Source: an optimization exercise on an open RTL-to-GDS flow (aim: small area, a short achievable clock period and few clock cycles per item). Production flows keep margins and buffers that such runs may drop. In this exercise RTL edits were held to simulation tests only and were not proved equivalent to the original. Some runs may be left out. An edit can pass the tests and still lose a function that they never use.

[flow/constraint.sdc]
create_clock -name core_clock -period 9.0 [get_ports {clk}]
set_input_delay 1.8000 -clock core_clock [delete_from_list [all_inputs] [get_ports {clk}]]
set_output_delay 1.8000 -clock core_clock [all_outputs]
set_load 0.01 [all_outputs]
[flow/config.mk]
export PLATFORM = sky130hd
export DESIGN_NAME = UnidadFiltrado
export DESIGN_NICKNAME = UnidadFiltrado
export VERILOG_FILES = /design/flow/design.v
export SDC_FILE = /design/flow/constraint.sdc
export NUM_CORES = 4
export LEC_CHECK = 0
export CAP_MARGIN = 20
export CORE_MARGIN = 2
export CORE_UTILIZATION = 40
export SLEW_MARGIN = 20
[flow/design.v]
`timescale 1ns / 1ps
module registro(
	input wire clk,reset,enable,
	input wire [28-1:0] D,
	output wire [28-1:0] Q
 );
reg [28-1:0] Q_actual,Q_next;
always@(posedge clk , posedge reset)
if(reset)
	Q_actual <=28'b0;
else
	Q_actual<= Q_next;
always @*
if(enable)
	Q_next = D;
else
	Q_next = Q_actual;
assign Q = Q_next;
endmodule
`timescale 1ns / 1ps
module registroaux(
	input wire clk,reset,
	input wire [28-1:0] D,
	output reg [28-1:0] Q
 );
always@(posedge clk,posedge reset)
if(reset)
	Q <= 0;
else
	Q <= D;
endmodule
`timescale 1ns / 1ps
module registroespecial(
	input wire clk,reset,
	input wire [2*28-1:0] D,
	output reg [2*28-1:0] Q
 );
always@(posedge clk,posedge reset)
if(reset)
	Q <= 0;
else
	Q <= D;
endmodule
`timescale 1ns / 1ps
module concatenar
(
	input wire signed [28-1:0] entrada,
	output wire signed [2*28-1:0] salida
    );
wire [31:0] aux;
wire [31:0] aux1;
assign aux = 32'h00000000;
assign aux1 = 32'hffffffff;	 
assign salida = (entrada[28-1]==0) ? {2'b00,aux[12-1:0],entrada[12+15-1:0],aux[15-1:0]}:
					  {2'b11,aux1[12-1:0],entrada[12+15-1:0],aux[15-1:0]};
endmodule
`timescale 1ns / 1ps
module multiplicador
	(
		input wire signed [28-1:0]num1,
		input wire signed [28-1:0]num2,
		output wire signed [2*28-1:0] result
    );
	assign result = num1*num2;
endmodule
`timescale 1ns / 1ps
module sumador
	(
	input wire signed [2*28-1:0]num1,
	input wire signed [2*28-1:0]num2,
	output wire signed [2*28-1:0]result
    );
wire signed [2*28-1:0]aux;
wire [65:0]aux1,aux2;
assign aux1 = 66'h00000000000000000;
assign aux2 = 66'hfffffffffffffffff;
assign aux = num1 + num2;
assign result = (num1[2*28-1]==0 && num2[2*28-1]==0 && aux[2*28-1]==1) ? {2'b00,aux2[2*28-3:0]}:
					 (num1[2*28-1]==1 && num2[2*28-1]==1 && aux[2*28-1]==0) ? {2'b11,aux1[2*28-3:0]}:
					  aux;
endmodule
`timescale 1ns / 1ps
module truncamiento
	(
	input wire signed [2*28-1:0] dato,
	output wire signed [28-1:0]resultado
    );
wire [31:0]aux1,aux0;
assign aux0 = 32'h00000000;
assign aux1 = 32'hffffffff;
assign resultado = (dato[2*28-1]==0 && dato[2*28-3:(2*15)+12]==0) ? {dato[2*28-1],dato[(2*15)+12-1:15]}:
					    (dato[2*28-1]==0 && dato[2*28-3:(2*15)+12]>0) ? {dato[2*28-1],aux1[(12+15)-1:0]}:
						 (dato[2*28-1]==1 && dato[2*28-3:(2*15)+12]==aux1[12-1:0]) ? {dato[2*28-1],dato[(2*15)+12-1:15]}:
					    {dato[2*28-1],aux0[(12+15)-1:0]};
endmodule
`timescale 1ns / 1ps
module unidadaritmetica(
	input wire [28-1:0] dato1,dato2,dato3,
	input wire clk, reset,
	output wire [28-1:0] resultado
    );
wire [2*28-1:0] resumulti,concatenado,resusuma,q4,q5,q6;
wire [28-1:0] q1,q2,q3,saltrunca;
concatenar concatenador (
    .entrada(q3), 
    .salida(concatenado)
    );
multiplicador multi (
    .num1(q1), 
    .num2(q2), 
    .result(resumulti)
    );
sumador suma (
    .num1(q4), 
    .num2(q5), 
    .result(resusuma)
    );
truncamiento trunca (
    .dato(q6), 
    .resultado(saltrunca)
    );
registroaux bloque1 (
    .clk(clk), 
    .reset(reset), 
    .D(dato1), 
    .Q(q1)
    );
registroaux bloque2 (
    .clk(clk), 
    .reset(reset), 
    .D(dato2), 
    .Q(q2)
    );
registroaux bloque3 (
    .clk(clk), 
    .reset(reset), 
    .D(dato3), 
    .Q(q3)
    );
registroespecial bloque4 (
    .clk(clk), 
    .reset(reset), 
    .D(concatenado), 
    .Q(q4)
    );
registroespecial bloque5 (
    .clk(clk), 
    .reset(reset), 
    .D(resumulti), 
    .Q(q5)
    );
registroespecial bloque6 (
    .clk(clk), 
    .reset(reset), 
    .D(resusuma), 
    .Q(q6)
    );
registroaux bloque7 (
    .clk(clk), 
    .reset(reset), 
    .D(saltrunca), 
    .Q(resultado)
    );
endmodule
`timescale 1ns / 1ps
module muxpa20(
	input wire [2:0] controlS,controlZ,
	input wire [1:0] controlC,
	input wire [28-1:0] fk,fk1,fk2,yk,Uk,acum1,acum2,acum3, 
	output wire [28-1:0] muxS,muxC,muxZ         
    );
parameter s = 28-(15+2);
localparam [28-1:0]
		  auno={{s{1'b0}},17'b01111111101111100},
		  ados={{s{1'b1}},17'b11000000010000100},
		  bcero={{s{1'b0}},17'b00111111110111110},
		  buno={{s{1'b1}},17'b10000000010000100},
		  bdos={{s{1'b0}},17'b00111111110111110},
		  cero={{s{1'b0}},17'b00000000000000000};
assign muxS = 		 (controlS == 3'b000) ?   cero : 
                   (controlS == 3'b001) ?   auno : 
						 (controlS == 3'b010) ?   ados : 
						 (controlS == 3'b011) ?   bcero : 
						 (controlS == 3'b100) ?   buno: 
						 (controlS == 3'b101) ?   bdos :						 
                      cero ;
assign muxC = 		 (controlC == 2'b00) ?   cero : 
                   (controlC == 2'b01) ?   fk1 : 
						 (controlC == 2'b10) ?   fk2  : 
						 (controlC == 2'b11) ?   fk : 						 
                      cero ;
assign muxZ = 		 (controlZ == 3'b000) ?   cero : 
                   (controlZ == 3'b001) ?   Uk : 
						 (controlZ == 3'b010) ?   yk : 
						 (controlZ == 3'b011) ?   acum1: 
						 (controlZ == 3'b100) ?   acum2: 
						 (controlZ == 3'b101) ?   acum3:
                      cero ;
endmodule
`timescale 1ns / 1ps
module muxpa200(
	input wire [2:0] controlS,controlZ,
	input wire [1:0] controlC,
	input wire [28-1:0] fk,fk1,fk2,yk,Uk,acum1,acum2,acum3, 
	output wire [28-1:0] muxS,muxC,muxZ         
    );
parameter s = 28-(15+2);
localparam [28-1:0]
		  auno={{s{1'b0}},17'b01111101011100001},
		  ados={{s{1'b1}},17'b11000010100001111},
		  bcero={{s{1'b0}},17'b01000000000000000},
		  buno={{s{1'b1}},17'b10000000000000000},
		  bdos={{s{1'b0}},17'b01000000000000000},
		  cero={{s{1'b0}},17'b00000000000000000};
assign muxS = 		 (controlS == 3'b000) ?   cero : 
                   (controlS == 3'b001) ?   auno : 
						 (controlS == 3'b010) ?   ados : 
						 (controlS == 3'b011) ?   bcero : 
						 (controlS == 3'b100) ?   buno: 
						 (controlS == 3'b101) ?   bdos :						 
                      cero ;
assign muxC = 		 (controlC == 2'b00) ?   cero : 
                   (controlC == 2'b01) ?   fk1 : 
						 (controlC == 2'b10) ?   fk2  : 
						 (controlC == 2'b11) ?   fk : 						 
                      cero ;
assign muxZ = 		 (controlZ == 3'b000) ?   cero : 
                   (controlZ == 3'b001) ?   Uk : 
						 (controlZ == 3'b010) ?   yk : 
						 (controlZ == 3'b011) ?   acum1: 
						 (controlZ == 3'b100) ?   acum2: 
						 (controlZ == 3'b101) ?   acum3:
                      cero ;
endmodule
`timescale 1ns / 1ps
module muxpa5000(
	input wire [2:0] controlS,controlZ,
	input wire [1:0] controlC,
	input wire [28-1:0] fk,fk1,fk2,yk,Uk,acum1,acum2,acum3, 
	output wire [28-1:0] muxS,muxC,muxZ         
    );
parameter s = 28-(15+2);
localparam [28-1:0]
		  auno={{s{1'b0}},17'b01000010001111010},
		  ados={{s{1'b1}},17'b11101000011101100},
		  bcero={{s{1'b0}},17'b00100110011100011},
		  buno={{s{1'b1}},17'b10110011001000110},
		  bdos={{s{1'b0}},17'b00100110011100011},
		  cero={{s{1'b0}},17'b00000000000000000};
assign muxS = 		 (controlS == 3'b000) ?   cero : 
                   (controlS == 3'b001) ?   auno : 
						 (controlS == 3'b010) ?   ados : 
						 (controlS == 3'b011) ?   bcero : 
						 (controlS == 3'b100) ?   buno: 
						 (controlS == 3'b101) ?   bdos :						 
                      cero ;
assign muxC = 		 (controlC == 2'b00) ?   cero : 
                   (controlC == 2'b01) ?   fk1 : 
						 (controlC == 2'b10) ?   fk2  : 
						 (controlC == 2'b11) ?   fk : 						 
                      cero ;
assign muxZ = 		 (controlZ == 3'b000) ?   cero : 
                   (controlZ == 3'b001) ?   Uk : 
						 (controlZ == 3'b010) ?   yk : 
						 (controlZ == 3'b011) ?   acum1: 
						 (controlZ == 3'b100) ?   acum2: 
						 (controlZ == 3'b101) ?   acum3:
                      cero ;
endmodule
`timescale 1ns / 1ps
module muxpb200(
	input wire [2:0] controlS,controlZ,
	input wire [1:0] controlC,
	input wire [28-1:0] fk,fk1,fk2,yk,Uk,acum1,acum2,acum3, 
	output wire [28-1:0] muxS,muxC,muxZ         
    );
parameter s = 28-(15+2);
localparam [28-1:0]
		  auno={{s{1'b0}},17'b01111101011100001},
		  ados={{s{1'b1}},17'b11000010100001111},
		  bcero={{s{1'b0}},17'b00000000000000110},
		  buno={{s{1'b0}},17'b00000000000001101},
		  bdos={{s{1'b0}},17'b00000000000000110},
		  cero={{s{1'b0}},17'b00000000000000000};
assign muxS = 		 (controlS == 3'b000) ?   cero : 
                   (controlS == 3'b001) ?   auno : 
						 (controlS == 3'b010) ?   ados : 
						 (controlS == 3'b011) ?   bcero : 
						 (controlS == 3'b100) ?   buno: 
						 (controlS == 3'b101) ?   bdos :						 
                      cero ;
assign muxC = 		 (controlC == 2'b00) ?   cero : 
                   (controlC == 2'b01) ?   fk1 : 
						 (controlC == 2'b10) ?   fk2  : 
						 (controlC == 2'b11) ?   fk : 						 
                      cero ;
assign muxZ = 		 (controlZ == 3'b000) ?   cero : 
                   (controlZ == 3'b001) ?   Uk : 
						 (controlZ == 3'b010) ?   yk : 
						 (controlZ == 3'b011) ?   acum1: 
						 (controlZ == 3'b100) ?   acum2: 
						 (controlZ == 3'b101) ?   acum3:
                      cero ;
endmodule
`timescale 1ns / 1ps
module muxpb20000(
	input wire [2:0] controlS,controlZ,
	input wire [1:0] controlC,
	input wire [28-1:0] fk,fk1,fk2,yk,Uk,acum1,acum2,acum3, 
	output wire [28-1:0] muxS,muxC,muxZ         
    );
parameter s = 28-(15+2);
localparam [28-1:0]
		  auno={{s{1'b1}},17'b10011010001011011},
		  ados={{s{1'b1}},17'b11010101101001110},
		  bcero={{s{1'b0}},17'b00110100000010110},
		  buno={{s{1'b0}},17'b01101000000100000},
		  bdos={{s{1'b0}},17'b00110100000010110},
		  cero={{s{1'b0}},17'b00000000000000000};
assign muxS = 		 (controlS == 3'b000) ?   cero : 
                   (controlS == 3'b001) ?   auno : 
						 (controlS == 3'b010) ?   ados : 
						 (controlS == 3'b011) ?   bcero : 
						 (controlS == 3'b100) ?   buno: 
						 (controlS == 3'b101) ?   bdos :						 
                      cero ;
assign muxC = 		 (controlC == 2'b00) ?   cero : 
                   (controlC == 2'b01) ?   fk1 : 
						 (controlC == 2'b10) ?   fk2  : 
						 (controlC == 2'b11) ?   fk : 						 
                      cero ;
assign muxZ = 		 (controlZ == 3'b000) ?   cero : 
                   (controlZ == 3'b001) ?   Uk : 
						 (controlZ == 3'b010) ?   yk : 
						 (controlZ == 3'b011) ?   acum1: 
						 (controlZ == 3'b100) ?   acum2: 
						 (controlZ == 3'b101) ?   acum3:
                      cero ;
endmodule
`timescale 1ns / 1ps
module muxpb5000(
	input wire [2:0] controlS,controlZ,
	input wire [1:0] controlC,
	input wire [28-1:0] fk,fk1,fk2,yk,Uk,acum1,acum2,acum3, 
	output wire [28-1:0] muxS,muxC,muxZ         
    );
parameter s = 28-(15+2);
localparam [28-1:0]
		  auno={{s{1'b0}},17'b01000010001111010},
		  ados={{s{1'b1}},17'b11101000011101100},
		  bcero={{s{1'b0}},17'b00000101010100100},
		  buno={{s{1'b0}},17'b00001010101001001},
		  bdos={{s{1'b0}},17'b00000101010100100},
		  cero={{s{1'b0}},17'b00000000000000000};
assign muxS = 		 (controlS == 3'b000) ?   cero : 
                   (controlS == 3'b001) ?   auno : 
						 (controlS == 3'b010) ?   ados : 
						 (controlS == 3'b011) ?   bcero : 
						 (controlS == 3'b100) ?   buno: 
						 (controlS == 3'b101) ?   bdos :						 
                      cero ;
assign muxC = 		 (controlC == 2'b00) ?   cero : 
                   (controlC == 2'b01) ?   fk1 : 
						 (controlC == 2'b10) ?   fk2  : 
						 (controlC == 2'b11) ?   fk : 						 
                      cero ;
assign muxZ = 		 (controlZ == 3'b000) ?   cero : 
                   (controlZ == 3'b001) ?   Uk : 
						 (controlZ == 3'b010) ?   yk : 
						 (controlZ == 3'b011) ?   acum1: 
						 (controlZ == 3'b100) ?   acum2: 
						 (controlZ == 3'b101) ?   acum3:
                      cero ;
endmodule
`timescale 1ns / 1ps
module filtropa20(
	input wire clk,reset,en1,en2,en3,en4,en5,en6,en7,
	input wire [2:0] selmuxS,selmuxZ,
	input wire [1:0] selmuxC,
	input wire [28-1:0] uk,
	output wire [28-1:0] yk
    );
wire [28-1:0] fk,fk1,fk2,acum,dato1,dato2,dato3,resarit,a1,a2,a3;
muxpa20 mux1 (
    .controlS(selmuxS), 
    .controlC(selmuxC), 
    .controlZ(selmuxZ), 
    .fk(fk), 
    .fk1(fk1), 
    .fk2(fk2), 
    .yk(acum), 
    .Uk(uk), 
	 .acum1(a1), 
    .acum2(a2), 
    .acum3(a3), 
    .muxS(dato1), 
    .muxC(dato2), 
    .muxZ(dato3)
    );
registro YKpa20 (
    .clk(clk), 
    .reset(reset), 
    .enable(en1), 
    .D(resarit), 
    .Q(acum)
    );
registro FKpa20 (
    .clk(clk), 
    .reset(reset), 
    .enable(en2), 
    .D(resarit), 
    .Q(fk)
    );
registro FK1pa20 (
    .clk(clk), 
    .reset(reset), 
    .enable(en3), 
    .D(fk), 
    .Q(fk1)
    );
registro FK2pa20 (
    .clk(clk), 
    .reset(reset), 
    .enable(en4), 
    .D(fk1), 
    .Q(fk2)
    );
registro acum1pa20 (
    .clk(clk), 
    .reset(reset), 
    .enable(en5), 
    .D(resarit), 
    .Q(a1)
    );
registro acum2pa20 (
    .clk(clk), 
    .reset(reset), 
    .enable(en6), 
    .D(resarit), 
    .Q(a2)
    );
registro acum3pa20 (
    .clk(clk), 
    .reset(reset), 
    .enable(en7), 
    .D(resarit), 
    .Q(a3)
    );
unidadaritmetica aritpa20 (
    .dato1(dato1), 
    .dato2(dato2), 
    .dato3(dato3), 
    .clk(clk), 
    .reset(reset), 
    .resultado(resarit)
    );
assign yk = acum;
endmodule
`timescale 1ns / 1ps
module filtropa200(
	input wire clk,reset,en1,en2,en3,en4,en5,en6,en7,
	input wire [2:0] selmuxS,selmuxZ,
	input wire [1:0] selmuxC,
	input wire [28-1:0] uk,
	output wire [28-1:0] yk
    );
wire [28-1:0] fk,fk1,fk2,acum,dato1,dato2,dato3,resarit,a1,a2,a3;
muxpa200 mux2 (
    .controlS(selmuxS), 
    .controlC(selmuxC), 
    .controlZ(selmuxZ), 
    .fk(fk), 
    .fk1(fk1), 
    .fk2(fk2), 
    .yk(acum), 
    .Uk(uk), 
	 .acum1(a1), 
    .acum2(a2), 
    .acum3(a3), 
    .muxS(dato1), 
    .muxC(dato2), 
    .muxZ(dato3)
    );
registro YKpa200 (
    .clk(clk), 
    .reset(reset), 
    .enable(en1), 
    .D(resarit), 
    .Q(acum)
    );
registro FKpa200 (
    .clk(clk), 
    .reset(reset), 
    .enable(en2), 
    .D(resarit), 
    .Q(fk)
    );
registro FK1pa200 (
    .clk(clk), 
    .reset(reset), 
    .enable(en3), 
    .D(fk), 
    .Q(fk1)
    );
registro FK2pa200 (
    .clk(clk), 
    .reset(reset), 
    .enable(en4), 
    .D(fk1), 
    .Q(fk2)
    );
registro acum1pa200 (
    .clk(clk), 
    .reset(reset), 
    .enable(en5), 
    .D(resarit), 
    .Q(a1)
    );
registro acum2pa200 (
    .clk(clk), 
    .reset(reset), 
    .enable(en6), 
    .D(resarit), 
    .Q(a2)
    );
registro acum3pa200 (
    .clk(clk), 
    .reset(reset), 
    .enable(en7), 
    .D(resarit), 
    .Q(a3)
    );
unidadaritmetica aritpa200 (
    .dato1(dato1), 
    .dato2(dato2), 
    .dato3(dato3), 
    .clk(clk), 
    .reset(reset), 
    .resultado(resarit)
    );
assign yk = acum;
endmodule
`timescale 1ns / 1ps
module filtropa5000(
	input wire clk,reset,en1,en2,en3,en4,en5,en6,en7,
	input wire [2:0] selmuxS,selmuxZ,
	input wire [1:0] selmuxC,
	input wire [28-1:0] uk,
	output wire [28-1:0] yk
    );
wire [28-1:0] fk,fk1,fk2,acum,dato1,dato2,dato3,resarit,a1,a2,a3;
muxpa5000 mux3 (
    .controlS(selmuxS), 
    .controlC(selmuxC), 
    .controlZ(selmuxZ), 
    .fk(fk), 
    .fk1(fk1), 
    .fk2(fk2), 
    .yk(acum), 
    .Uk(uk), 
	 .acum1(a1), 
    .acum2(a2), 
    .acum3(a3), 
    .muxS(dato1), 
    .muxC(dato2), 
    .muxZ(dato3)
    );
registro YKpa5k (
    .clk(clk), 
    .reset(reset), 
    .enable(en1), 
    .D(resarit), 
    .Q(acum)
    );
registro FKpa5k (
    .clk(clk), 
    .reset(reset), 
    .enable(en2), 
    .D(resarit), 
    .Q(fk)
    );
registro FK1pa5k (
    .clk(clk), 
    .reset(reset), 
    .enable(en3), 
    .D(fk), 
    .Q(fk1)
    );
registro FK2pa5k (
    .clk(clk), 
    .reset(reset), 
    .enable(en4), 
    .D(fk1), 
    .Q(fk2)
    );
registro acum1pa5k (
    .clk(clk), 
    .reset(reset), 
    .enable(en5), 
    .D(resarit), 
    .Q(a1)
    );
registro acum2pa5k (
    .clk(clk), 
    .reset(reset), 
    .enable(en6), 
    .D(resarit), 
    .Q(a2)
    );
registro acum3pa5k (
    .clk(clk), 
    .reset(reset), 
    .enable(en7), 
    .D(resarit), 
    .Q(a3)
    );
unidadaritmetica aritpa5k (
    .dato1(dato1), 
    .dato2(dato2), 
    .dato3(dato3), 
    .clk(clk), 
    .reset(reset), 
    .resultado(resarit)
    );
assign yk = acum;
endmodule
`timescale 1ns / 1ps
module filtropb200(
	input wire clk,reset,en1,en2,en3,en4,en5,en6,en7,
	input wire [2:0] selmuxS,selmuxZ,
	input wire [1:0] selmuxC,
	input wire [28-1:0] uk,
	output wire [28-1:0] yk
    );
wire [28-1:0] fk,fk1,fk2,acum,dato1,dato2,dato3,resarit,a1,a2,a3;
muxpb200 mux4 (
    .controlS(selmuxS), 
    .controlC(selmuxC), 
    .controlZ(selmuxZ), 
    .fk(fk), 
    .fk1(fk1), 
    .fk2(fk2), 
    .yk(acum), 
    .Uk(uk), 
	 .acum1(a1), 
    .acum2(a2), 
    .acum3(a3), 
    .muxS(dato1), 
    .muxC(dato2), 
    .muxZ(dato3)
    );
registro YKpb200 (
    .clk(clk), 
    .reset(reset), 
    .enable(en1), 
    .D(resarit), 
    .Q(acum)
    );
registro FKpb200 (
    .clk(clk), 
    .reset(reset), 
    .enable(en2), 
    .D(resarit), 
    .Q(fk)
    );
registro FK1pb200 (
    .clk(clk), 
    .reset(reset), 
    .enable(en3), 
    .D(fk), 
    .Q(fk1)
    );
registro FK2pb200 (
    .clk(clk), 
    .reset(reset), 
    .enable(en4), 
    .D(fk1), 
    .Q(fk2)
    );
registro acum1pb200 (
    .clk(clk), 
    .reset(reset), 
    .enable(en5), 
    .D(resarit), 
    .Q(a1)
    );
registro acum2pb200 (
    .clk(clk), 
    .reset(reset), 
    .enable(en6), 
    .D(resarit), 
    .Q(a2)
    );
registro acum3pb200 (
    .clk(clk), 
    .reset(reset), 
    .enable(en7), 
    .D(resarit), 
    .Q(a3)
    );
unidadaritmetica aritpb200 (
    .dato1(dato1), 
    .dato2(dato2), 
    .dato3(dato3), 
    .clk(clk), 
    .reset(reset), 
    .resultado(resarit)
    );
assign yk = acum;
endmodule
`timescale 1ns / 1ps
module filtropb20000(
	input wire clk,reset,en1,en2,en3,en4,en5,en6,en7,
	input wire [2:0] selmuxS,selmuxZ,
	input wire [1:0] selmuxC,
	input wire [28-1:0] uk,
	output wire [28-1:0] yk
    );
wire [28-1:0] fk,fk1,fk2,acum,dato1,dato2,dato3,resarit,a1,a2,a3;
muxpb20000 mux5 (
    .controlS(selmuxS), 
    .controlC(selmuxC), 
    .controlZ(selmuxZ), 
    .fk(fk), 
    .fk1(fk1), 
    .fk2(fk2), 
    .yk(acum), 
    .Uk(uk), 
	 .acum1(a1), 
    .acum2(a2), 
    .acum3(a3), 
    .muxS(dato1), 
    .muxC(dato2), 
    .muxZ(dato3)
    );
registro YKpb20k (
    .clk(clk), 
    .reset(reset), 
    .enable(en1), 
    .D(resarit), 
    .Q(acum)
    );
registro FKpb20k (
    .clk(clk), 
    .reset(reset), 
    .enable(en2), 
    .D(resarit), 
    .Q(fk)
    );
registro FK1pb20k (
    .clk(clk), 
    .reset(reset), 
    .enable(en3), 
    .D(fk), 
    .Q(fk1)
    );
registro FK2pb20k (
    .clk(clk), 
    .reset(reset), 
    .enable(en4), 
    .D(fk1), 
    .Q(fk2)
    );
registro acum1pb20k (
    .clk(clk), 
    .reset(reset), 
    .enable(en5), 
    .D(resarit), 
    .Q(a1)
    );
registro acum2pb20k (
    .clk(clk), 
    .reset(reset), 
    .enable(en6), 
    .D(resarit), 
    .Q(a2)
    );
registro acum3pb20k (
    .clk(clk), 
    .reset(reset), 
    .enable(en7), 
    .D(resarit), 
    .Q(a3)
    );
unidadaritmetica aritpb20k (
    .dato1(dato1), 
    .dato2(dato2), 
    .dato3(dato3), 
    .clk(clk), 
    .reset(reset), 
    .resultado(resarit)
    );
assign yk = acum;
endmodule
`timescale 1ns / 1ps
module filtropb5000(
	input wire clk,reset,en1,en2,en3,en4,en5,en6,en7,
	input wire [2:0] selmuxS,selmuxZ,
	input wire [1:0] selmuxC,
	input wire [28-1:0] uk,
	output wire [28-1:0] yk
    );
wire [28-1:0] fk,fk1,fk2,acum,dato1,dato2,dato3,resarit,a1,a2,a3;
muxpb5000 mux6 (
    .controlS(selmuxS), 
    .controlC(selmuxC), 
    .controlZ(selmuxZ), 
    .fk(fk), 
    .fk1(fk1), 
    .fk2(fk2), 
    .yk(acum), 
    .Uk(uk), 
	 .acum1(a1), 
    .acum2(a2), 
    .acum3(a3), 
    .muxS(dato1), 
    .muxC(dato2), 
    .muxZ(dato3)
    );
registro YKpb5k (
    .clk(clk), 
    .reset(reset), 
    .enable(en1), 
    .D(resarit), 
    .Q(acum)
    );
registro FKpb5k (
    .clk(clk), 
    .reset(reset), 
    .enable(en2), 
    .D(resarit), 
    .Q(fk)
    );
registro FK1pb5k (
    .clk(clk), 
    .reset(reset), 
    .enable(en3), 
    .D(fk), 
    .Q(fk1)
    );
registro FK2pb5k (
    .clk(clk), 
    .reset(reset), 
    .enable(en4), 
    .D(fk1), 
    .Q(fk2)
    );
registro acum1pb5k (
    .clk(clk), 
    .reset(reset), 
    .enable(en5), 
    .D(resarit), 
    .Q(a1)
    );
registro acum2pb5k (
    .clk(clk), 
    .reset(reset), 
    .enable(en6), 
    .D(resarit), 
    .Q(a2)
    );
registro acum3pb5k (
    .clk(clk), 
    .reset(reset), 
    .enable(en7), 
    .D(resarit), 
    .Q(a3)
    );
unidadaritmetica aritpb5k (
    .dato1(dato1), 
    .dato2(dato2), 
    .dato3(dato3), 
    .clk(clk), 
    .reset(reset), 
    .resultado(resarit)
    );
assign yk = acum;
endmodule
`timescale 1ns / 1ps
module ControlUnidadArit
(
	input wire clk,reset,  
	input wire datolisto, 
	output reg en1,en2,en3,en4,en5,en6,en7,resultadolisto, 
	output reg [2:0] muxS, muxZ, 
	output reg [1:0] muxC  
);
localparam [4:0]  
	espera = 5'b00000,
	oper1 = 5'b00001,
	wait11 = 5'b00010,
	wait12 = 5'b00011,
	wait13 = 5'b00100,
	wait14 = 5'b00101,
	oper2 = 5'b00110,
	wait21 = 5'b00111,
	wait22 = 5'b01000,
	wait23 = 5'b01001,
	wait24 = 5'b01010,
	oper3 = 5'b01011,
	wait31 = 5'b01100,
	wait32 = 5'b01101,
	wait33 = 5'b01110,
	wait34 = 5'b01111,
	oper4 = 5'b10000,
	wait41 = 5'b10001,
	wait42 = 5'b10010,
	wait43 = 5'b10011,
	wait44 = 5'b10100,
	oper5 = 5'b10101,
	wait51 = 5'b10110,
	wait52 = 5'b10111,
	wait53 = 5'b11000,
	wait54 = 5'b11001,
	oper6 = 5'b11010,
	result = 5'b11011;
reg [4:0] estadoactual, estadosig;  
always@(posedge clk, posedge reset)
begin
	if(reset)
		estadoactual <= espera;
	else
		estadoactual <= estadosig;
end
always@*
begin
	estadosig = estadoactual;
	en1 = 0;
	en2 = 0;
	en3 = 0;
	en4 = 0;
	en5 = 0;
	en6 = 0;
	en7 = 0;
	muxS = 3'b000;
	muxC = 2'b00;
	muxZ = 3'b000;
	resultadolisto = 0;
	case(estadoactual)
		espera:
			if(datolisto)
				estadosig = oper1;
		oper1:
		begin
		muxS = 3'b001;
		muxC = 2'b01;
		muxZ = 3'b001;
		estadosig = wait11;			
		end				
		wait11:
		estadosig = wait12;
		wait12:
		estadosig = wait13;
		wait13:
		estadosig = wait14;
		wait14:
		begin
		en5 = 1;
		estadosig = oper2;
		end
		oper2:
		begin
		muxS = 3'b010;
		muxC = 2'b10;
		muxZ = 3'b011;
		estadosig = wait21;
		end
		wait21:
		estadosig = wait22;
		wait22:
		estadosig = wait23;	
		wait23:
		estadosig = wait24;
		wait24:
		begin
		en2 = 1;
		estadosig = oper3;
		end
		oper3:
		begin
		muxS = 3'b011;
		muxC = 2'b11;
		muxZ = 3'b000;
		estadosig = wait31;
		end
		wait31:
		estadosig = wait32;
		wait32:
		estadosig = wait33;
		wait33:
		estadosig = wait34;
		wait34:
		begin
		en6 = 1;
		estadosig = oper4;
		end
		oper4:
		begin
		muxS = 3'b100;
		muxC = 2'b01;
		muxZ = 3'b100;
		estadosig = wait41;
		end	
		wait41:
		estadosig = wait42;
		wait42:
		estadosig = wait43;
		wait43:
		estadosig = wait44;
		wait44:
		begin
		en7 = 1;
		estadosig = oper5;
		end
		oper5:
		begin
		muxS = 3'b101;
		muxC = 2'b10;
		muxZ = 3'b101;
		estadosig = wait51;
		end	
		wait51:
		estadosig = wait52;
		wait52:
		estadosig = wait53;
		wait53:	
		estadosig = wait54;
		wait54:
		begin
		en1 = 1;		
		estadosig = oper6;
		end
		oper6:
			begin
			en4 = 1;
			estadosig = result;
			end
		result:
			begin
			estadosig = espera;
			resultadolisto = 1;
			en3 = 1;
			end
		default: 
			estadosig = espera;
	endcase
end
endmodule
`timescale 1ns / 1ps
module UnidadFiltrado(
	input wire clk,reset,datolisto,
	input wire [28-1:0] uk,
	output wire [28-1:0] yk1,yk2,yk3,
	output wire resultlisto
    );
wire nextop,enb1,enb2,enb3,enb4,enb5,enb6,enb7,ena1,ena2,ena3,ena4,ena5,ena6,ena7;
wire [2:0] muxbS,muxbZ,muxaS,muxaZ;
wire [1:0] muxbC,muxaC;
wire [28-1:0] aux1,aux2,aux3;
filtropa20 FiltroPasaAlta20Hz (
    .clk(clk), 
    .reset(reset), 
    .en1(ena1), 
    .en2(ena2), 
    .en3(ena3), 
    .en4(ena4), 
    .en5(ena5), 
    .en6(ena6), 
    .en7(ena7), 
    .selmuxS(muxaS), 
    .selmuxZ(muxaZ), 
    .selmuxC(muxaC), 
    .uk(uk), 
    .yk(aux1)
    );
filtropa200 FiltroPasaAlta200Hz (
    .clk(clk), 
    .reset(reset), 
    .en1(ena1), 
    .en2(ena2), 
    .en3(ena3), 
    .en4(ena4), 
    .en5(ena5), 
    .en6(ena6), 
    .en7(ena7), 
    .selmuxS(muxaS), 
    .selmuxZ(muxaZ), 
    .selmuxC(muxaC), 
    .uk(uk), 
    .yk(aux2)
    );
filtropa5000 FiltroPasaAlta5KHz (
    .clk(clk), 
    .reset(reset), 
    .en1(ena1), 
    .en2(ena2), 
    .en3(ena3), 
    .en4(ena4), 
    .en5(ena5), 
    .en6(ena6), 
    .en7(ena7), 
    .selmuxS(muxaS), 
    .selmuxZ(muxaZ), 
    .selmuxC(muxaC), 
    .uk(uk), 
    .yk(aux3)
    );
filtropb200 FiltroPasaBaja200Hz (
    .clk(clk), 
    .reset(reset), 
    .en1(enb1), 
    .en2(enb2), 
    .en3(enb3), 
    .en4(enb4), 
    .en5(enb5), 
    .en6(enb6), 
    .en7(enb7), 
    .selmuxS(muxbS), 
    .selmuxZ(muxbZ), 
    .selmuxC(muxbC), 
    .uk(aux1), 
    .yk(yk1)
    );
filtropb20000 FiltroPasaBaja20KHz (
    .clk(clk), 
    .reset(reset), 
    .en1(enb1), 
    .en2(enb2), 
    .en3(enb3), 
    .en4(enb4), 
    .en5(enb5), 
    .en6(enb6), 
    .en7(enb7), 
    .selmuxS(muxbS), 
    .selmuxZ(muxbZ), 
    .selmuxC(muxbC), 
    .uk(aux3), 
    .yk(yk3)
    );
filtropb5000 FiltroPasaBaja5KHz (
    .clk(clk), 
    .reset(reset), 
    .en1(enb1), 
    .en2(enb2), 
    .en3(enb3), 
    .en4(enb4), 
    .en5(enb5), 
    .en6(enb6), 
    .en7(enb7), 
    .selmuxS(muxbS), 
    .selmuxZ(muxbZ), 
    .selmuxC(muxbC), 
    .uk(aux2), 
    .yk(yk2)
    );
ControlUnidadArit ControlPB (
    .clk(clk), 
    .reset(reset), 
    .datolisto(nextop), 
    .en1(enb1), 
    .en2(enb2), 
    .en3(enb3), 
    .en4(enb4), 
    .en5(enb5), 
    .en6(enb6), 
    .en7(enb7), 
    .resultadolisto(resultlisto), 
    .muxS(muxbS), 
    .muxZ(muxbZ), 
    .muxC(muxbC)
    );
ControlUnidadArit ControlPA (
    .clk(clk), 
    .reset(reset), 
    .datolisto(datolisto), 
    .en1(ena1), 
    .en2(ena2), 
    .en3(ena3), 
    .en4(ena4), 
    .en5(ena5), 
    .en6(ena6), 
    .en7(ena7), 
    .resultadolisto(nextop), 
    .muxS(muxaS), 
    .muxZ(muxaZ), 
    .muxC(muxaC)
    );
endmodule
[flow/run.sh]
#!/bin/bash
# synth_recipe.tcl (not shown) runs the flow's synth.tcl, then flattens the netlist and writes it again
# the make line also repeats each setting of config.mk as NAME=value (left out here)
make -C /OpenROAD-flow-scripts/flow DESIGN_CONFIG=/design/flow/config.mk WORK_HOME=/design/flow/orfs CLKGATE_MAP_FILE= SYNTH_SCRIPT=/design/flow/synth_recipe.tcl finish
Run 1, metal 1:
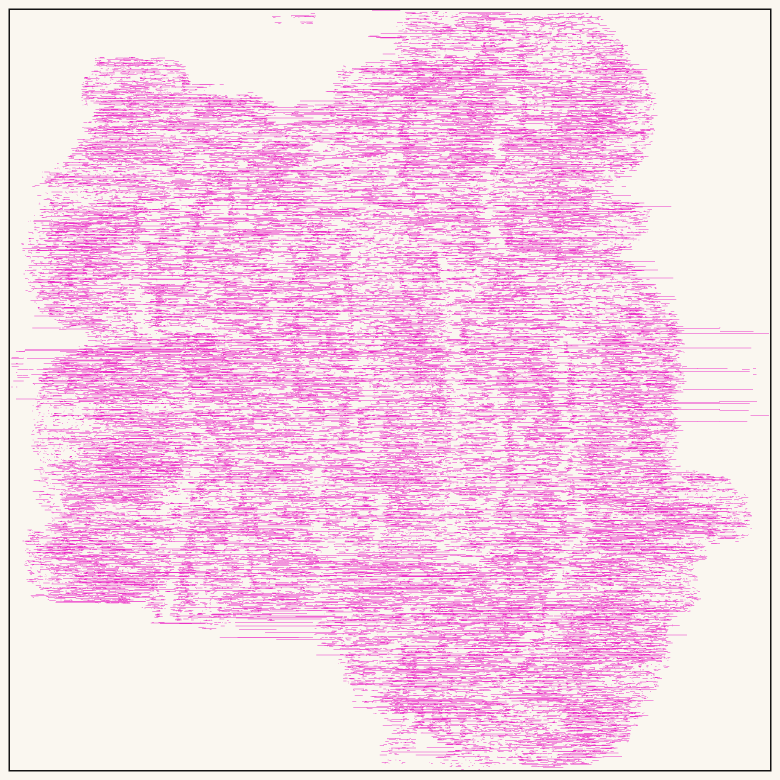
longest straight run: 141 um
wire length on this layer: 234 mm
share of all routed wire: 46%
total wire length: 509800 um
met1 Use GR: 30.10%
via count: 124735

Run 1, metal 2:
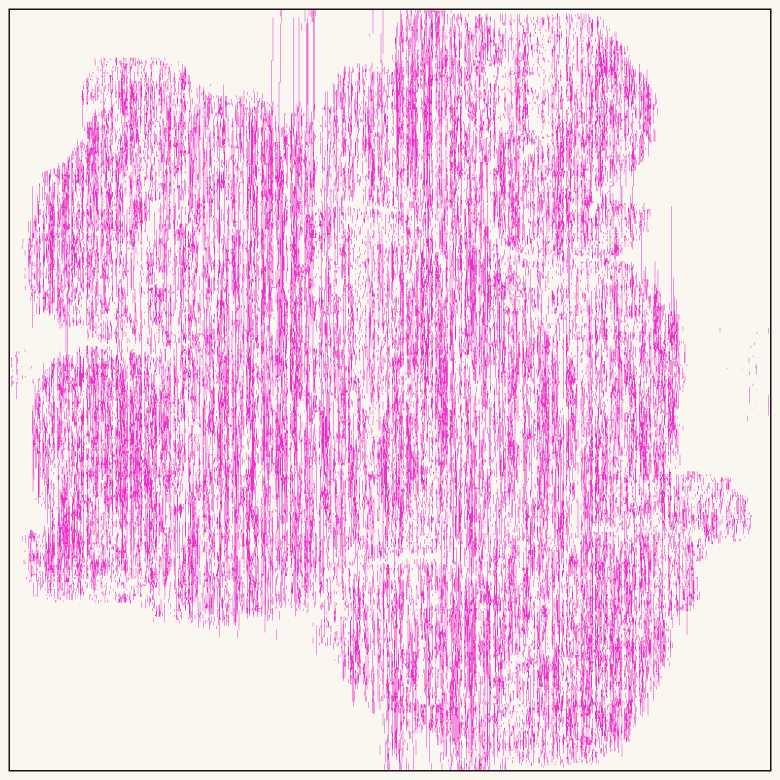
wire length on this layer: 239 mm
nets with wire on the layer: 18941
main direction: vertical
GRT met2 Usage: 33.52%

==> results by group, run 1 <==
Status
  • Status: timing/DRC/antenna clean

STA
  • RSZ-0062 raised after global routing: false
  • Max_slew headroom: 25.86%
  • Final Hold Viols: 0
  • Final Setup Violations: 0
  • Tcrit/Tclk final: 94.99%

CTS
  • CTS tree: yes
  • Clock sink count: 2369

Global route
  • GRT busiest layer: met2

Cells and area
  • Area of the multi-input gates: 0.1244 mm^2
  • Area grow syn2layout: 8.780%

Placed design
  • Dpl ws: 0.2744 ns
  • Dpl cell area: 0.2084 mm^2

Synthesis
  • Multiplexer area fraction after synthesis: 5.014%
  • Xor/xnor cell area share of the yosys netlist: 1.910%
  • Synth top area cells: fa_1 31%, dfrtp_1 30%, ha_1 9.3%
  • Top cell type's share of synthesized area: 30.57%
  • Post-Synth Simple-Gate Area: 7.508%

Hold path
  • WHS Path Cells: 0

Die
  • Die Span X: 709.3 um

Detailed routing
  • DR WL met3: 24210 um
  • Highest Signal Layer: met5
  • Vias per std cell: 5.022

Setup path
  • Stages on the worst setup path: 27
  • Crit path from: FiltroPasaBaja200Hz.aritpb200.bloque1.Q[26]
  • Crit. End Element: flip-flop
  • CP Launch Type: flip-flop
Testbench counts for the RTL of run 1, summed over its fixed seeds: cycles 69,128, samples 1,280.
Run 1, met3 routing:
Scale bar: 200 um.
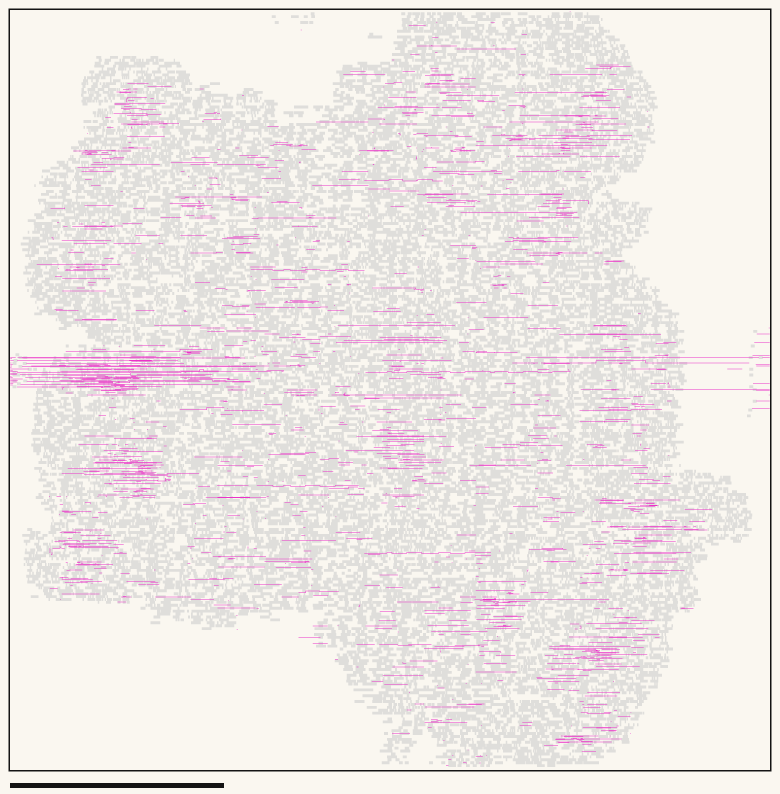
nets with wire on the layer: 931
main direction: horizontal
longest straight run: 218 um
wire length on this layer: 24.2 mm
M3 GR Usage: 2.474%

run 1: final cells by class:
class                           instances  area share [%]
Antenna cell                           18         0.02081
Multi-Input combinational cell      11521           57.48
Sequential cell                      2369           27.41
Clock buffer                          324           3.040
Timing Repair Buffer                  355           1.524
Clock inverter                         94          0.5920
Tap cell                             6655           3.847
Inverter                             3503           6.084
run 1: state kept, by name, summed over array words and instances, names as in the netlist, 40 cells and up:
signal / flops
FiltroPasaBaja200Hz.aritpb200.bloque6.Q: 40
FiltroPasaBaja20KHz.aritpb20k.bloque5.Q: 41
FiltroPasaAlta20Hz.aritpa20.bloque6.Q: 40
FiltroPasaBaja20KHz.aritpb20k.bloque6.Q: 40
FiltroPasaBaja5KHz.aritpb5k.bloque5.Q: 41
FiltroPasaBaja5KHz.aritpb5k.bloque6.Q: 40
FiltroPasaBaja200Hz.aritpb200.bloque5.Q: 41
FiltroPasaAlta200Hz.aritpa200.bloque5.Q: 41
FiltroPasaAlta200Hz.aritpa200.bloque6.Q: 40
FiltroPasaAlta5KHz.aritpa5k.bloque6.Q: 40
FiltroPasaAlta5KHz.aritpa5k.bloque5.Q: 41
FiltroPasaAlta20Hz.aritpa20.bloque5.Q: 41
Run 1, routed clock nets over the placement:
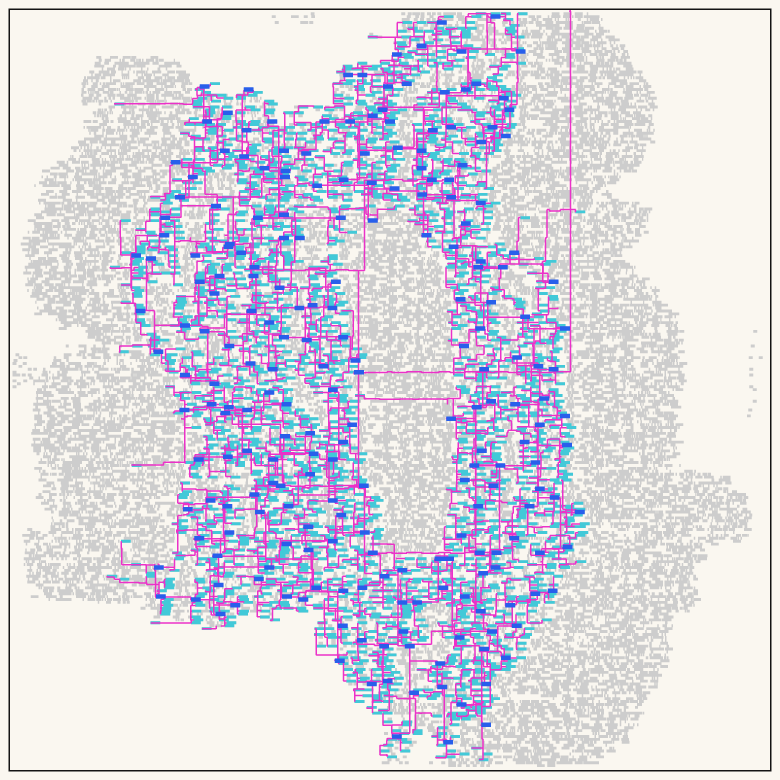

## Run 2: large edit since run 1, in outline
flow/design.v: 1188 -> 19987 lines; modules unchanged: 15
  filtropa20: edited, 83 -> 3127 lines
  filtropa200: edited, 83 -> 2559 lines
  filtropa5000: edited, 83 -> 3855 lines
  filtropb200: edited, 83 -> 2765 lines
  filtropb20000: edited, 83 -> 3861 lines
  filtropb5000: edited, 83 -> 3246 lines
  UnidadFiltrado: edited, 139 -> 23 lines
==> module UnidadFiltrado as of run 2 <==
module UnidadFiltrado(
	input wire clk,reset,datolisto,
	input wire [27:0] uk,
	output wire [27:0] yk1,yk2,yk3,
	output wire resultlisto
    );
reg rl;
reg [27:0] h1, h2, h3;
wire [27:0] y1, y2, y3;
always @(posedge clk, posedge reset)
  if (reset) rl <= 1'b0;
  else rl <= datolisto;
always @(posedge clk) begin
  h1 <= y1; h2 <= y2; h3 <= y3;
end
filtropa20   hp1 (.clk(clk), .reset(reset), .en(datolisto), .u(uk), .y(y1));
filtropa200  hp2 (.clk(clk), .reset(reset), .en(datolisto), .u(uk), .y(y2));
filtropa5000 hp3 (.clk(clk), .reset(reset), .en(datolisto), .u(uk), .y(y3));
filtropb200   lp1 (.clk(clk), .reset(reset), .en(rl), .u(h1), .y(yk1));
filtropb5000  lp2 (.clk(clk), .reset(reset), .en(rl), .u(h2), .y(yk2));
filtropb20000 lp3 (.clk(clk), .reset(reset), .en(rl), .u(h3), .y(yk3));
assign resultlisto = rl;
endmodule
Run 2, routed clock nets over the placement:
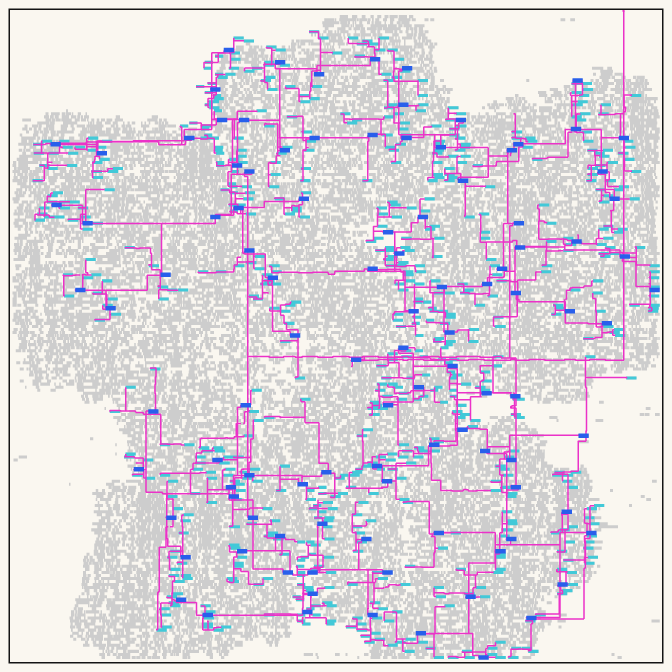
[magenta] clock wires | length: 15800 um
[cyan] flip-flops | count: 697
[blue] clock-net drivers | count: 105
routed clock nets: 106
Clock Latency Late Sink: 0.90 ns
Layout Skew: 0.07581 ns

==> results by group, run 2 <==
Hold path
  • WHS Path Cells: 2 (+2)
  • Hold Path Sink: lp2.t2d2[3]

CTS
  • H-tree levels: 3
  • CTS tree: yes
  • Max Buffers Root-to-Sink: 4
  • Clock sink count: 697 (-71%)

Detailed routing
  • Routed len/inst: 19.72 um
  • Antenna Violating Nets Remaining: 0
  • Vias per std cell: 5.084 (+1.2%)

Setup path
  • Worst setup path endpoint: yk2[27]
  • Critical Path AT: 11.94 ns
  • Crit. End Element: primary output
  • CP Launch Type: flip-flop
  • Stages on the worst setup path: 52 (+93%)

Cells and area
  • Area grow syn2layout: 34.05%
  • Most frequent cells in the layout: 3667 x buf_4, 2802 x inv_1, 2007 x fa_1
  • Largest regs: lp1.A1r: 29 flops, lp2.A1r: 29 flops, lp3.A1r: 29 flops

STA
  • Final Slew Violations: 0
  • Tcrit/Tclk final: 152.6% (+58 points)
  • Final Hold Viols: 0 (unchanged)
  • Final Setup Violations: 282 (+282)
  • Post-route setup slack: -4.737 ns
  • RSZ-0062 raised after global routing: true
  • Max_slew headroom: 25.73% (-0.13 points)

Synthesis
  • Xor/xnor cell area share of the yosys netlist: 4.802% (+2.9 points)
  • Synthesis-stage register bit count: 697
  • Synth top area cells: fa_1 31%, ha_1 17%, dfrtp_1 11%
  • Top cell type's share of synthesized area: 31.04% (+0.47 points)
  • Post-Synth Simple-Gate Area: 9.235% (+1.7 points)

Die
  • Die area: 0.3410 mm^2
  • Die Span X: 583.9 um (-18%)
  • IO Pins: 116

Placed design
  • Dpl cell area: 0.1689 mm^2 (-19%)
  • Dpl ws: -5.098 ns (-5.372 ns)

Global route
  • Remaining Overflow, GRT: 0
  • GRT Total Usage: 26.31%

Status
  • Layout Check Fail Reasons: negative setup slack
  • Status: complete, but fails checks
Testbench counts for the RTL of run 2, summed over its fixed seeds: cycles 1,288, samples 1,280.
Run 2, metal 1:
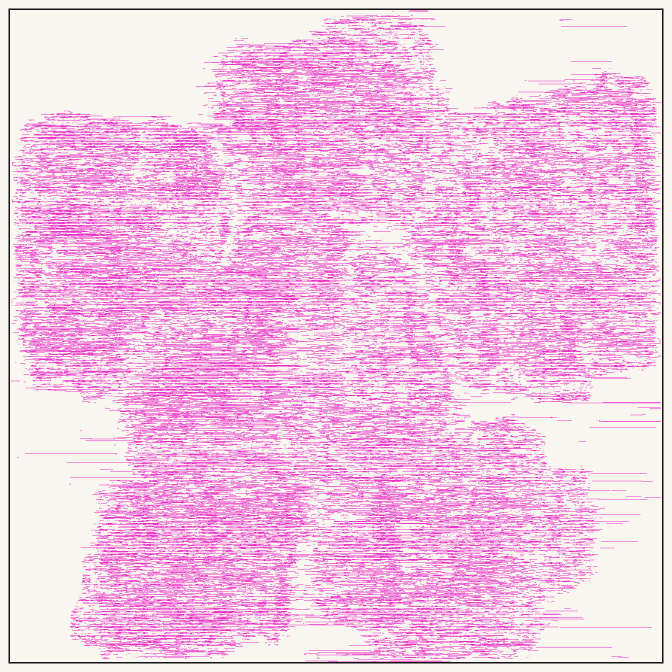
wire length on this layer: 198 mm
main direction: horizontal
total wire length: 448600 um
met1 Use GR: 35.79%
via count: 115611

-- run 2: cell type report --
class / count / area, um^2 / share of cell area (%)
clock inverters: 61 / 599.3 / 0.3323
inverters: 2900 / 10910 / 6.049
flip-flops and latches: 697 / 17050 / 9.452
repair buffers: 4023 / 32140 / 17.82
multi-input cells: 10540 / 111300 / 61.70
clock buffers: 131 / 2888 / 1.601
diodes: 2 / 5.005 / 0.002775
well taps: 4387 / 5489 / 3.044
-- run 2: per-layer routing --
layer | vias up | global-route usage [%]
met5 | - | 0
met4 | 0 | 9.424
met3 | 704 | 2.840
met2 | 2937 | 43.38
met1 | 56918 | 35.79
li1 | 55052 | -
-- run 2: metrics by stage --
step / cells / hold slack (ns)
detailed placement: 22183 / 0.4630
floorplan: 14474 / 0.4460
global route: 22741 / 0.5034
global placement: 22183 / 0.4596
CTS: 22601 / 0.4716
finish: 22741 / 0.4701

==> separate check: timing with driven ports <==
How much do the figures lean on ideal ports? The routed layouts below were timed once more, with nothing changed but the port constraints. Step 1 (the two cells are an assumption about what drives the block):
set clk [get_ports {clk}]
set_driving_cell -lib_cell sky130_fd_sc_hd__clkbuf_16 $clk
set_driving_cell -lib_cell sky130_fd_sc_hd__buf_2 [delete_from_list [all_inputs] $clk]
Step 2 moves the port delays by t, midway between the first and last clock arrival at a register: inputs arrive t later, outputs are due t later. That takes back most of the time a late clock gives input paths. Three values: ideal, step 1, step 2; two values: the first two.
run | t, ns | slack for setup (ns) | worst setup path at the end | pins driven straight from the clock port
run 1 | 1.012 | 0.451 / 0.451 / 0.451 | register to register | 1
run 2 | 0.987 | -4.737 / -4.861 / -4.935 | input to register | 1
The setup slack of run 2, which loses most, moves by -0.124 ns with the drivers and by -0.198 ns with both steps.
